This design comes from an exercise in tuning for a short achievable clock period and few clock cycles per item on the open sky130 flow, not from production work.
Where RTL was checked, it was by simulation tests only, not by an equivalence proof against the original.
The series may have gaps, and a smaller design here may also do less where the tests do not look.
The RTL of run 2 was laid out without a check of its function.

==> flow/run.sh <==
#!/bin/bash
# synth_recipe.tcl (not shown) runs the flow's synth.tcl, then flattens the netlist and writes it again
# the make line also repeats each setting of config.mk as NAME=value (left out here)
make -C /OpenROAD-flow-scripts/flow DESIGN_CONFIG=/design/flow/config.mk WORK_HOME=/design/flow/orfs CLKGATE_MAP_FILE= SYNTH_SCRIPT=/design/flow/synth_recipe.tcl finish
==> flow/config.mk <==
export PLATFORM = sky130hd
export DESIGN_NAME = divider
export DESIGN_NICKNAME = divider
export VERILOG_FILES = /design/flow/design.v
export SDC_FILE = /design/flow/constraint.sdc
export NUM_CORES = 4
export LEC_CHECK = 0
export CAP_MARGIN = 20
export CORE_MARGIN = 2
export CORE_UTILIZATION = 40
export PLACE_DENSITY = 0.6
export SETUP_SLACK_MARGIN = 0.3
export SLEW_MARGIN = 20
==> flow/design.v <==
module divider (
    input  wire        clk,
    input  wire        rst,
    input  wire        d_in_valid,
    input  wire        d_in_flush,
    input  wire [63:0] d_in_dividend,
    input  wire [63:0] d_in_divisor,
    input  wire        d_in_is_signed,
    input  wire        d_in_is_32bit,
    input  wire        d_in_is_extended,
    input  wire        d_in_is_modulus,
    input  wire        d_in_neg_result,
    output reg         d_out_valid,
    output reg  [63:0] d_out_write_reg_data,
    output reg         d_out_overflow
);
    localparam M    = 3;                  
    localparam NM   = (1 << M) - 1;       
    localparam ND   = (64 + M - 1) / M;   
    localparam LW   = M * ND;             
    localparam CW   = 5;                  
    reg           busy;
    reg           ld;                     
    reg           fix;                    
    reg  [CW-1:0] cnt;                    
    reg  [ND:0]   nsel;                   
    reg  [63:0]   dva;                    
    reg  [63:0]   dvs;                    
    reg           ext;
    reg  [63:0]   rem;                    
    reg  [LW-1:0] low;                    
    reg  [63:0]   remm1;                  
    reg           rz;                     
    reg  [63:0]   quot;
    reg  [63:0]   quotm1;                 
    reg           qz;                     
    reg  [M+63:0] mult [1:NM];            
    reg           neg_result;
    reg           is_modulus;
    reg           is_32bit;
    reg           is_signed;
    reg           ovf;                    
    integer       j;
    reg  [127:0]  dvd;                    
    reg  [ND+1:0] more;                   
    reg  [ND:0]   nsel_in;
    reg  [CW-1:0] n_in;
    reg           ovf_in;
    reg  [64:0]   am1;
    always @(*) begin
        if (d_in_is_extended)
            dvd = {d_in_dividend, 64'd0};
        else
            dvd = {64'd0, d_in_dividend};
        more[0] = 1'b1;
        more[ND+1] = 1'b0;
        for (j = 1; j <= ND; j = j + 1)
            more[j] = ((dvd >> (M*(j-1))) >= {64'd0, d_in_divisor});
        n_in = {CW{1'b0}};
        for (j = 0; j <= ND; j = j + 1) begin
            nsel_in[j] = more[j] & ~more[j+1];
            n_in = n_in | ({CW{nsel_in[j]}} & j);
        end
        ovf_in = (d_in_divisor == 64'd0) ||
                 (d_in_is_extended && (d_in_dividend >= d_in_divisor)) ||
                 (d_in_is_32bit && !d_in_is_extended && (d_in_divisor[63:32] == 32'd0) &&
                  (d_in_dividend[63:32] >= d_in_divisor[31:0]));
        am1 = {1'b0, dvd[63:0]} - 65'd1;
    end
    integer       k;
    reg  [2*LW+63:0] wide;
    reg  [LW+63:0] w0;
    always @(*) begin
        if (ext)
            wide = {{(2*LW+64-128-LW){1'b0}}, dva, 64'd0, {LW{1'b0}}};
        else
            wide = {{(2*LW+64-128-LW){1'b0}}, 64'd0, dva, {LW{1'b0}}};
        w0 = {(LW+64){1'b0}};
        for (k = 0; k <= ND; k = k + 1)
            w0 = w0 | ({(LW+64){nsel[k]}} & wide[LW+63+M*k -: LW+64]);
    end
    reg  [M+63:0] b1, b3, b5, b7, b9, b11, b13, b15;
    always @(*) begin
        b1  = {{M{1'b0}}, dvs};
        b3  = (b1 << 1) + b1;
        b5  = (b1 << 2) + b1;
        b7  = (b1 << 3) - b1;
        b9  = (b1 << 3) + b1;
        b11 = (b1 << 3) + (b1 << 1) + b1;
        b13 = (b1 << 3) + (b1 << 2) + b1;
        b15 = (b1 << 4) - b1;
    end
    function ge_tree;
        input [M+63:0] a;
        input [M+63:0] b;
        reg   [127:0]  g, p;
        integer        lv, e, w;
        begin
            g = 128'd0;
            p = 128'd0;
            for (e = 0; e < M + 64; e = e + 1) begin
                g[e] = a[e] & ~b[e];
                p[e] = a[e] | ~b[e];
            end
            g[0] = p[0];
            w = M + 64;
            for (lv = 0; lv < 7; lv = lv + 1) begin
                for (e = 0; e < 64; e = e + 1) begin
                    if (2*e + 1 < w) begin
                        g[e] = g[2*e+1] | (p[2*e+1] & g[2*e]);
                        p[e] = p[2*e+1] & p[2*e];
                    end else if (2*e < w) begin
                        g[e] = g[2*e];
                        p[e] = p[2*e];
                    end
                end
                w = (w + 1) / 2;
            end
            ge_tree = g[0];
        end
    endfunction
    integer       i;
    reg  [M+63:0] x;
    reg  [M+64:0] t;
    reg  [63:0]   diff [0:NM];
    reg  [NM+1:0] ge;
    reg  [NM:0]   hot;
    reg  [63:0]   rem_nx;
    reg  [63:0]   lvl [0:NM];
    reg  [NM:1]   gv;
    reg  [M-1:0]  dig, digm1;
    always @(*) begin
        x = {rem, low[LW-1:LW-M]};
        diff[0] = x[63:0];
        ge[0] = 1'b1;
        ge[NM+1] = 1'b0;
        for (i = 1; i <= NM; i = i + 1) begin
            t = {1'b0, x} - {1'b0, mult[i]};
            ge[i]   = ge_tree(x, mult[i]);
            diff[i] = t[63:0];
        end
        for (i = 0; i <= NM; i = i + 1)
            hot[i] = ge[i] & ~ge[i+1];
        if (d_in_valid)
            lvl[0] = dvd[63:0];
        else if (ld)
            lvl[0] = w0[LW+63:LW];
        else
            lvl[0] = x[63:0];
        for (i = 1; i <= NM; i = i + 1)
            lvl[i] = diff[i];
        for (i = 1; i <= NM; i = i + 1)
            gv[i] = ge[i] & ~d_in_valid & ~ld;
        for (i = 0; i + 1 <= NM; i = i + 2)
            lvl[i] = gv[i+1] ? lvl[i+1] : lvl[i];
        for (i = 0; i + 2 <= NM; i = i + 4)
            lvl[i] = gv[i+2] ? lvl[i+2] : lvl[i];
        for (i = 0; i + 4 <= NM; i = i + 8)
            lvl[i] = gv[i+4] ? lvl[i+4] : lvl[i];
        for (i = 0; i + 8 <= NM; i = i + 16)
            lvl[i] = gv[i+8] ? lvl[i+8] : lvl[i];
        for (i = 0; i + 16 <= NM; i = i + 32)
            lvl[i] = gv[i+16] ? lvl[i+16] : lvl[i];
        rem_nx = lvl[0];
        dig = {M{1'b0}};
        digm1 = {M{1'b0}};
        for (i = 0; i <= NM; i = i + 1) begin
            dig = dig | ({M{hot[i]}} & i);
            if (i > 0)
                digm1 = digm1 | ({M{hot[i]}} & (i - 1));
        end
    end
    always @(posedge clk) begin
        if (rst || d_in_flush) begin
            busy <= 1'b0;
            ld   <= 1'b0;
            fix  <= 1'b0;
            cnt  <= {CW{1'b0}};
        end else if (d_in_valid) begin
            busy <= 1'b1;
            if (ovf_in || nsel_in[0]) begin
                ld  <= 1'b0;
                fix <= 1'b0;
                cnt <= {CW{1'b0}};
            end else begin
                ld  <= 1'b1;
                fix <= d_in_is_modulus & d_in_neg_result;
                cnt <= n_in;
            end
        end else if (busy) begin
            if (ld)
                ld <= 1'b0;
            else if (cnt != {CW{1'b0}})
                cnt <= cnt - 1'b1;
            else if (fix)
                fix <= 1'b0;
            else
                busy <= 1'b0;
        end
    end
    always @(posedge clk) begin
        if (d_in_valid) begin
            dva   <= d_in_dividend;
            ext   <= d_in_is_extended;
            nsel  <= nsel_in;
            remm1 <= am1[63:0];
            rz    <= am1[64];
            quot   <= 64'd0;
            quotm1 <= {64{1'b1}};
            qz     <= 1'b1;
            dvs   <= d_in_divisor;
            neg_result <= d_in_neg_result;
            is_modulus <= d_in_is_modulus;
            is_32bit   <= d_in_is_32bit;
            is_signed  <= d_in_is_signed;
            ovf        <= ovf_in;
        end else if (ld) begin
            low <= w0[LW-1:0];
            for (j = 1; j <= NM; j = j + 1)
                case (j)
                    1: mult[j] <= b1;
                    2: mult[j] <= b1 << 1;
                    3: mult[j] <= b3;
                    4: mult[j] <= b1 << 2;
                    5: mult[j] <= b5;
                    6: mult[j] <= b3 << 1;
                    7: mult[j] <= b7;
                    8: mult[j] <= b1 << 3;
                    9: mult[j] <= b9;
                    10: mult[j] <= b5 << 1;
                    11: mult[j] <= b11;
                    12: mult[j] <= b3 << 2;
                    13: mult[j] <= b13;
                    14: mult[j] <= b7 << 1;
                    default: mult[j] <= b15;
                endcase
        end else begin
            if (cnt != {CW{1'b0}}) begin
                low  <= low << M;
                quot <= {quot[63-M:0], dig};
                if (dig != {M{1'b0}})
                    quotm1 <= {quot[63-M:0], digm1};
                else
                    quotm1 <= {quotm1[63-M:0], {M{1'b1}}};
                qz   <= qz & (dig == {M{1'b0}});
            end
            {rz, remm1} <= {1'b0, rem} - 65'd1;
        end
    end
    always @(posedge clk)
        if (d_in_valid || ld || (cnt != {CW{1'b0}}))
            rem <= rem_nx;
    reg  [63:0]   r, rm;
    reg           z;
    reg  [64:0]   s;
    reg           did_ovf;
    always @(*) begin
        if (is_modulus) begin
            r  = rem;
            rm = remm1;
            z  = rz;
        end else begin
            r  = quot;
            rm = quotm1;
            z  = qz;
        end
        if (neg_result)
            s = {~z, ~rm};
        else
            s = {1'b0, r};
        if (ovf)
            did_ovf = 1'b1;
        else if (!is_32bit)
            did_ovf = is_signed & (s[64] ^ s[63]);
        else
            did_ovf = is_signed & (s[32] ^ s[31]);
        d_out_valid    = busy && !ld && !fix && (cnt == {CW{1'b0}});
        d_out_overflow = did_ovf;
        if (did_ovf)
            d_out_write_reg_data = 64'd0;
        else if (is_32bit && !is_modulus)
            d_out_write_reg_data = {32'h00000000, s[31:0]};
        else
            d_out_write_reg_data = s[63:0];
    end
endmodule
==> flow/constraint.sdc <==
create_clock -name core_clock -period 6.0 [get_ports {clk}]
set_input_delay 1.2000 -clock core_clock [delete_from_list [all_inputs] [get_ports {clk}]]
set_output_delay 1.2000 -clock core_clock [all_outputs]
set_load 0.01 [all_outputs]
Fig. 1: run 1, signal wires on met1
Drawn at 1 px/um. Supply wires on this layer in grey.
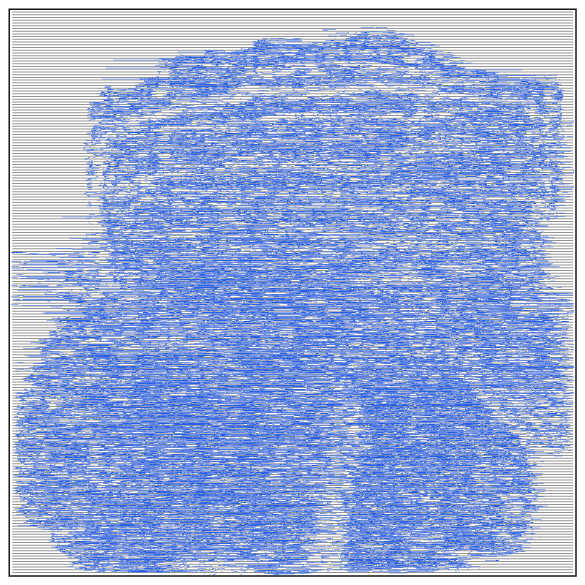
- longest straight run: 161 um
- nets with wire on the layer: 17809
- main direction: horizontal
- wire length on this layer: 259 mm
- share of all routed wire: 39%
met1 usage: 50.89%
DR vias: 138842
routed wire length: 656800 um

Fig. 2: run 1, metal 2
Drawn at 1 px/um. Cells faint in the background.
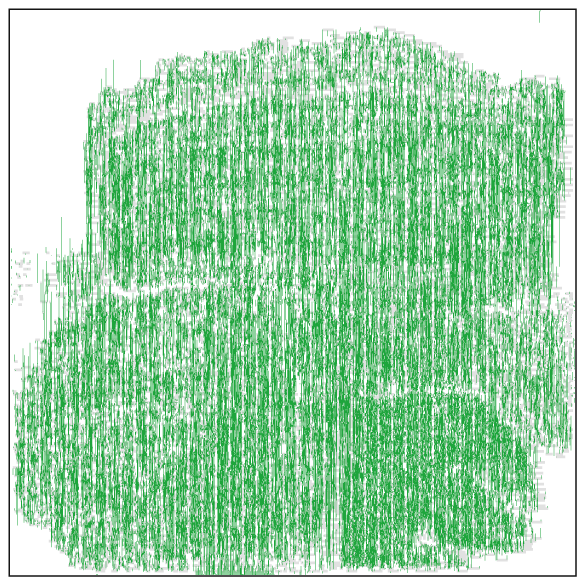
- share of all routed wire: 39%
- longest straight run: 136 um
- nets with wire on the layer: 14917
global routing usage on met2: 55.69%

Fig. 3: run 1, met3 routing
Drawn at 1 px/um.
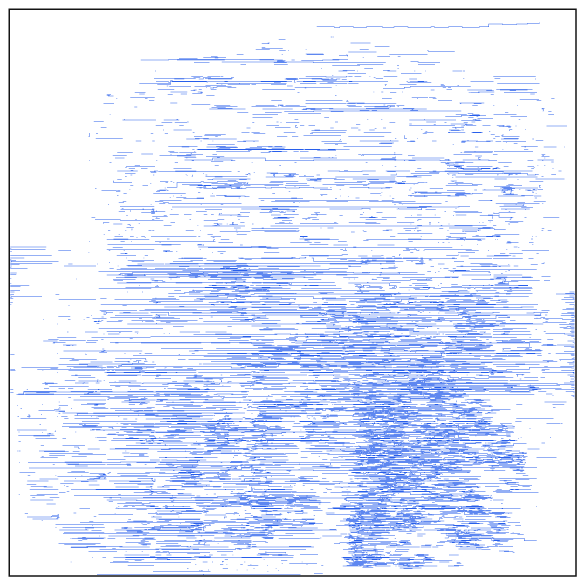
- wire length on this layer: 84.1 mm
- longest straight run: 287 um
- nets with wire on the layer: 2566
- share of all routed wire: 13%
routing usage on met3: 12.64%

==> flow_summary.toml, run 1 <==
[status]
status = "no timing/DRC/antenna violations"

[placed_design]
place_congestion = 1.119
dp_hpwl_um = 509100
place_area_sq_um = 141400
dpl.cell_count = 20438
portBuffers = 202

[synthesis]
synthDistinctLibCells = 103
synth_edf_count = 611
synth_compound_area_share_pct = 30.61
yosys.area_share.simple_pct = 16.67
synth_area_sq_um = 126000
ys_ff_latch = 748
synth_top_area_share_pct = 25.53
synth_top_area_cell = "ha_1"
synth_top_family_by_area = "compound AO/OA/AOI/OAI gates"
synth_fa_ha_area_share_pct = 25.66
synth_xor_area_share_pct = 4.534
synth_ff_type = "edfxtp_1"
synthTopCellsByArea = "ha_1 (26%), edfxtp_1 (15%), a21oi_1 (6.1%)"
syn_avg_cell_area_sq_um = 8.027
synth_common_cells = "ha_1 (2570), a21oi_1 (1524), nor2_1 (1079), a21o_1 (908), nand2_1 (879)"

[final_layout]
top_register = "mult"
finish.utilization_pct = 46.20
clkbuf_count = 122
antennaDiodeCount = 29
top_regs = "mult x259, low x66"
stdcell_area_sq_um = 145200
largest_register_ffs = 259
seq_share_pct = 14.53
nonClkBufAreaFrac_pct = 9.166
layout_commonest_cell = "ha_1"
signal_buffers = 1490
drive_above_1_share_pct = 9.939

[setup_path]
required_ps = 6720
r2r_setup_slack_ps = 270
cp_common_cell = "nor3_1"
cp_num_cells = 18
cp_slowest_cell = "a2111oi_1"
worstSetupEndpoint = "rem[59]"
r2r-end = "rem[59]"
crit_type = "flop to flop"
path_delay_family = "compound AO/OA/AOI/OAI gates"

[sta]
finalSetupViolCount = 0
worst_hold_slack_ps = 445.9
slew_violations = 0
period_share_pct = 95.46

[detailed_routing]
drc = 0
ant_nets = 0
drt-met1-wl_um = 259200
highest_layer = "met5"

[floorplan]
rows = 206
nWellTaps = 4160
die_x_um = 565.2
core_sq_um = 314200
io_pins = 203

[power]
pg_comb_uw = 36100
p_seq_uw = 7320
power.total_uw = 50000

[global_routing]
grt_pass1_vias = 126820
grt.busiest_layer = "met2"
track_usage_pct = 39.43
antenna_found_initial = 56

[clock_tree]
clk_latency_ps = 940
clockRootBuffer = "clkbuf_16"
numCtsBuffers = 101
clkTransAtPathRegs_ps = 70
clock_sinks = 748
ctsHoldBuffers = 0
cts_tree = "done"

[min_path]
hp-class = "flop to flop"
min_path_cells = 2
min-delay-start = "qz"

[flow_run]
max_cap_viol_count = 0
Testbench counts for the RTL of run 1, summed over its fixed seeds: cycles 15,197, ops 3,200.
## Run 2: what changed since run 1
==> flow/design.v (replaced) <==
module divider (
    input  wire        clk,
    input  wire        rst,
    input  wire        d_in_valid,
    input  wire        d_in_flush,
    input  wire [63:0] d_in_dividend,
    input  wire [63:0] d_in_divisor,
    input  wire        d_in_is_signed,
    input  wire        d_in_is_32bit,
    input  wire        d_in_is_extended,
    input  wire        d_in_is_modulus,
    input  wire        d_in_neg_result,
    output reg         d_out_valid,
    output reg  [63:0] d_out_write_reg_data,
    output reg         d_out_overflow
);
    reg  [128:0] dend;
    reg  [63:0]  div;
    reg  [63:0]  quot;
    reg  [63:0]  result;
    reg  [64:0]  sresult;
    reg  [63:0]  oresult;
    reg          running;
    reg  [6:0]   count;
    reg          neg_result;
    reg          is_modulus;
    reg          is_32bit;
    reg          extended;
    reg          is_signed;
    reg          overflow;
    reg          ovf32;
    reg          did_ovf;
    always @(posedge clk) begin
        if (rst || d_in_flush) begin
            dend     <= 129'd0;
            div      <= 64'd0;
            quot     <= 64'd0;
            running  <= 1'b0;
            count    <= 7'b0000000;
            is_32bit <= 1'b0;
            overflow <= 1'b0;
        end else if (d_in_valid) begin
            if (d_in_is_extended)
                dend <= {1'b0, d_in_dividend, 64'h0000000000000000};
            else
                dend <= {1'b0, 64'h0000000000000000, d_in_dividend};
            div        <= d_in_divisor;
            quot       <= 64'd0;
            neg_result <= d_in_neg_result;
            is_modulus <= d_in_is_modulus;
            extended   <= d_in_is_extended;
            is_32bit   <= d_in_is_32bit;
            is_signed  <= d_in_is_signed;
            count      <= 7'b1111111;
            running    <= 1'b1;
            overflow   <= 1'b0;
            ovf32      <= 1'b0;
        end else if (running) begin
            if (count == 7'b0111111)
                running <= 1'b0;
            overflow <= quot[63];
            if (dend[128] || (dend[127:64] >= div)) begin
                ovf32 <= ovf32 | quot[31];
                dend  <= {dend[127:64] - div, dend[63:0], 1'b0};
                quot  <= {quot[62:0], 1'b1};
                count <= count + 7'd1;
            end else if ((dend[128:57] == 72'd0) && (count[6:3] != 4'b0111)) begin
                ovf32 <= ovf32 | (|quot[31:24]);
                dend  <= {dend[120:0], 8'h00};
                quot  <= {quot[55:0], 8'h00};
                count <= count + 7'd8;
            end else begin
                ovf32 <= ovf32 | quot[31];
                dend  <= {dend[127:0], 1'b0};
                quot  <= {quot[62:0], 1'b0};
                count <= count + 7'd1;
            end
        end else begin
            count <= 7'b0000000;
        end
    end
    always @(*) begin
        if (is_modulus)
            result = dend[128:65];
        else
            result = quot;
        if (neg_result)
            sresult = -{1'b0, result};
        else
            sresult = {1'b0, result};
        did_ovf = 1'b0;
        if (!is_32bit)
            did_ovf = overflow | (is_signed & (sresult[64] ^ sresult[63]));
        else if (is_signed) begin
            if (ovf32 || (sresult[32] != sresult[31]))
                did_ovf = 1'b1;
        end else
            did_ovf = ovf32;
        if (did_ovf)
            oresult = 64'd0;
        else if (is_32bit && !is_modulus)
            oresult = {32'h00000000, sresult[31:0]};
        else
            oresult = sresult[63:0];
    end
    always @(posedge clk) begin
        d_out_valid          <= 1'b0;
        d_out_write_reg_data <= oresult;
        d_out_overflow       <= did_ovf;
        if (count == 7'b1000000)
            d_out_valid <= 1'b1;
    end
endmodule
--- a/flow/config.mk
+++ b/flow/config.mk
@@ -9,5 +9,4 @@
 export CORE_MARGIN = 2
 export CORE_UTILIZATION = 40
 export PLACE_DENSITY = 0.6
-export SETUP_SLACK_MARGIN = 0.3
 export SLEW_MARGIN = 20
Fig. 4: run 2, met3 routing
Drawn at 2 px/um.
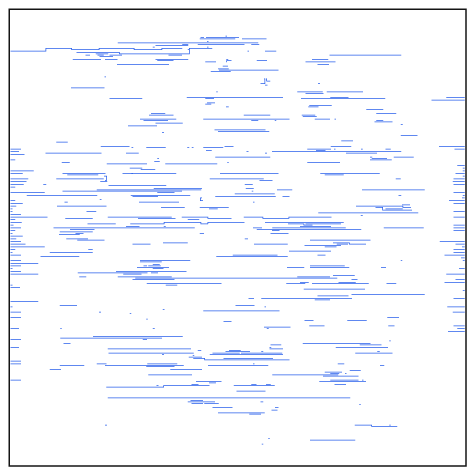
- share of all routed wire: 7.3%
- wire length on this layer: 5160 um
- nets with wire on the layer: 307
- longest straight run: 121 um
routing usage on met3: 3.831%
routed wire length: 70850 um
DR vias: 18893

Fig. 5: run 2, the worst timing path
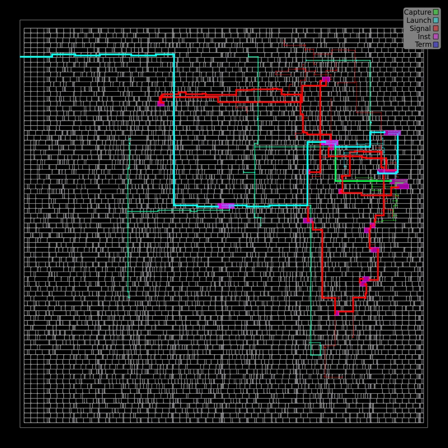
setup ws final: 1498 ps
utilization after layout: 48.73%
final cell count without fillers: 3188
Fin Setup TNS: 0 ps
Final Critical Period: 4502 ps

==> flow_summary.toml, run 2 <==
[final_layout]
multi_input_area_share_pct = 51.21
seq_share_pct = 28.35
signal_buffers = 230
clk_share_pct = 6.101
largestClassByArea = "multi-input combinational cells"
n_sequential_cell = 337
antennaDiodeCount = 0
stdcell_area_sq_um = 23950
fillCellCount = 4706
top_register = "dend"
largest_register_ffs = 129
regArea_sq_um = 6790
area_delta_synth_final_pct = 19.76
nMultiInputCombCells = 1797
nets = 2698
drive_above_1_share_pct = 5.507
n_all_inverters = 86
multi_input_area_sq_um = 12270
clkbuf_count = 53
final_cell_mix = "dfxtp_1 (332), mux2i_1 (270), nor2_1 (247), clkdlybuf4s50_1 (201), a21oi_1 (185)"
layout_commonest_cell = "dfxtp_1"
nonClkBufAreaFrac_pct = 9.518

[sta]
period_share_pct = 75.03
maxClockFrequency_mhz = 222.1
hold_viol_final = 0
skew_ps = 24.23
tightest_slew_ps = 1119
rsz0062_at_grt = "false"
slew-limit-headroom_pct = 25.29
finalSetupViolCount = 0
worst_hold_slack_ps = 494.3
slew_violations = 0

[synthesis]
synth_xor_area_share_pct = 5.255
synthDistinctLibCells = 87
synth_top_area_share_pct = 33.33
synth_area_sq_um = 20000
synth_top_area_cell = "dfxtp_1"
synth_mux_area_share_pct = 14.26
synth_cells = 2390
yosys.area_share.simple_pct = 14.02
yosysMostFrequentCell = "dfxtp_1"
synth_edf_count = 4
yosysWarnings = 1
synthTopCellsByArea = "dfxtp_1 (33%), mux2i_1 (14%), nor2_1 (4.7%)"
syn_avg_cell_area_sq_um = 8.368
synth_fa_ha_area_share_pct = 4.354
yosysSeqAreaShare_pct = 33.93
synth_top_family_by_area = "compound AO/OA/AOI/OAI gates"
synth_ff_type = "dfxtp_1"
synth_nets = 2596
async_flop_share_pct = 0
synth_common_cells = "dfxtp_1 (333), mux2i_1 (270), nor2_1 (251), a21oi_1 (186), clkbuf_1 (144)"
ys_ff_latch = 337
synth_compound_area_share_pct = 23.20

[power]
power_frac_comb_pct = 22.2
p_leak_uw = 0.009054
pg_comb_uw = 1460
ir_drop_v = 0.0001815
p_clk_uw = 2700
power_leader = "clock"
power.total_uw = 6570
p_seq_uw = 2410
seqPwrFrac_pct = 36.6
p_int_uw = 4618
clkPwrFrac_pct = 41.2
swShare_pct = 29.70
powerDensity_nw_per_um2 = 274.3
switchingPower_uw = 1951

[detailed_routing]
drtPass1Iterations = 6
met3_length_um = 5161
highest_layer = "met4"
drtIter0Drc = 1704
vias_per_cell = 5.926
post_drt_wl_per_cell_um = 22.22
dr_wl_met2_um = 30860
ant_nets = 0
drc = 0
drt-met1-wl_um = 32790

[floorplan]
die_area_sq_um = 51810
die_x_um = 227.6
core_sq_um = 49150
nWellTaps = 664
rows = 81
start_util_pct = 40.69
die_h_um = 227.6
io_pins = 203

[setup_path]
path_delay_family = "simple AND/OR/NAND/NOR gates"
critPathBufInv = 2
path_cells = "buf_4 -> mux2i_1 -> o2111a_1 -> o21ai_0 -> or4b_4 -> or2_1 -> nor4b_1 -> a221o_1 -> a211oi_2 -> a21oi_2 -> buf_4 -> nor2_1"
cp_slowest_cell = "mux2i_1"
cp-end-kind = "flop"
required_ps = 6490
cp_common_cell = "buf_4"
worst-r2r-cell-count = 12
start_kind = "flop"
r2r-end = "d_out_write_reg_data[25]"
cp-startpoint = "is_modulus"
r2r_setup_slack_ps = 1500
worstSetupEndpoint = "d_out_write_reg_data[25]"
cp_num_cells = 12
worstPathMaxFanout = 33
crit_type = "flop to flop"
crit_arrival_ps = 4990
r2r-start = "is_modulus"
slowest_delay_ps = 720

[global_routing]
grt_max_degree = 99
track_usage_pct = 26.83
use_met1_pct = 38.70
antenna_found_initial = 0
grt_pass1_wl_um = 106800
grt_pass1_vias = 17715
grt.busiest_layer = "met2"
grt-ovfl-total = 0

[clock_tree]
clockRootBuffer = "clkbuf_16"
cts_max_level = 2
ctsHoldBuffers = 0
numCtsBuffers = 40
cts_resized = 0
cts_buffer_depth = 3
cts_tree = "done"
clock_sinks = 337
clk_latency_ps = 580
clkTransAtPathRegs_ps = 60
postCtsSetupBuffers = 0

[min_path]
holdPathEnd = "div[11]"
min-delay-start = "div[11]"
hp-class = "flop to flop"
min_path_cells = 2

[status]
status = "no timing/DRC/antenna violations"

[placed_design]
portBuffers = 202
dpl.cell_count = 3112
place_congestion = 0.9773
dp_hpwl_um = 52500
pre_cts_ws_ps = 1593
place_area_sq_um = 22450

[flow_run]
max_cap_viol_count = 0
Fig. 6: run 2, metal 2
Drawn at 2 px/um. Cells faint in the background.
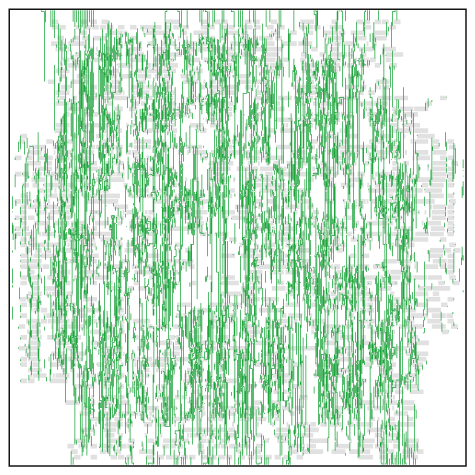
- nets with wire on the layer: 2207
- share of all routed wire: 44%
- main direction: vertical
global routing usage on met2: 41.15%

Fig. 7: run 2, M4 wires
Drawn at 2 px/um. Supply wires on this layer in grey. Cells faint in the background.
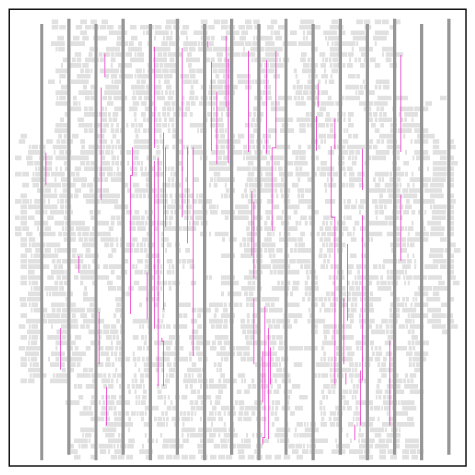
- share of all routed wire: 2.9%
- longest straight run: 114 um
- wire length on this layer: 2030 um
- main direction: vertical

[re-timing with driven ports]
The flow's constraints put no driver on any port. The routed layouts listed below were extracted and timed again, unchanged, in two steps.
Step 1, drivers: a clkbuf_16 drives clk and a buf_2 each remaining input, both assumed.
Step 2 adds t to the input delays and takes it off the output delays; t is the mean of the earliest and latest rising clock arrival at the registers after step 1. Input paths then give back, and output paths get back, about the clock's delay inside the block.
Slacks: ideal ports / drivers / drivers and shift; pairs: ideal ports / drivers.
run | t, ns | setup slack, ns | hold slack, ns | worst data-port slew with drivers (ns) | pins driven straight from the clock port
run 1 | 0.980 | 0.272 / 0.272 / -0.543 | 0.446 / 0.446 / 0.446 | 0.15 | 1
run 2 | 0.629 | 1.498 / 1.498 / 1.498 | 0.494 / 0.494 / 0.494 | 0.06 | 1
With both steps, setup timing fails in run 1, where it was met with ideal ports. The setup slack of run 1, which loses most, moves by 0.000 ns with the drivers and by -0.815 ns with both steps.
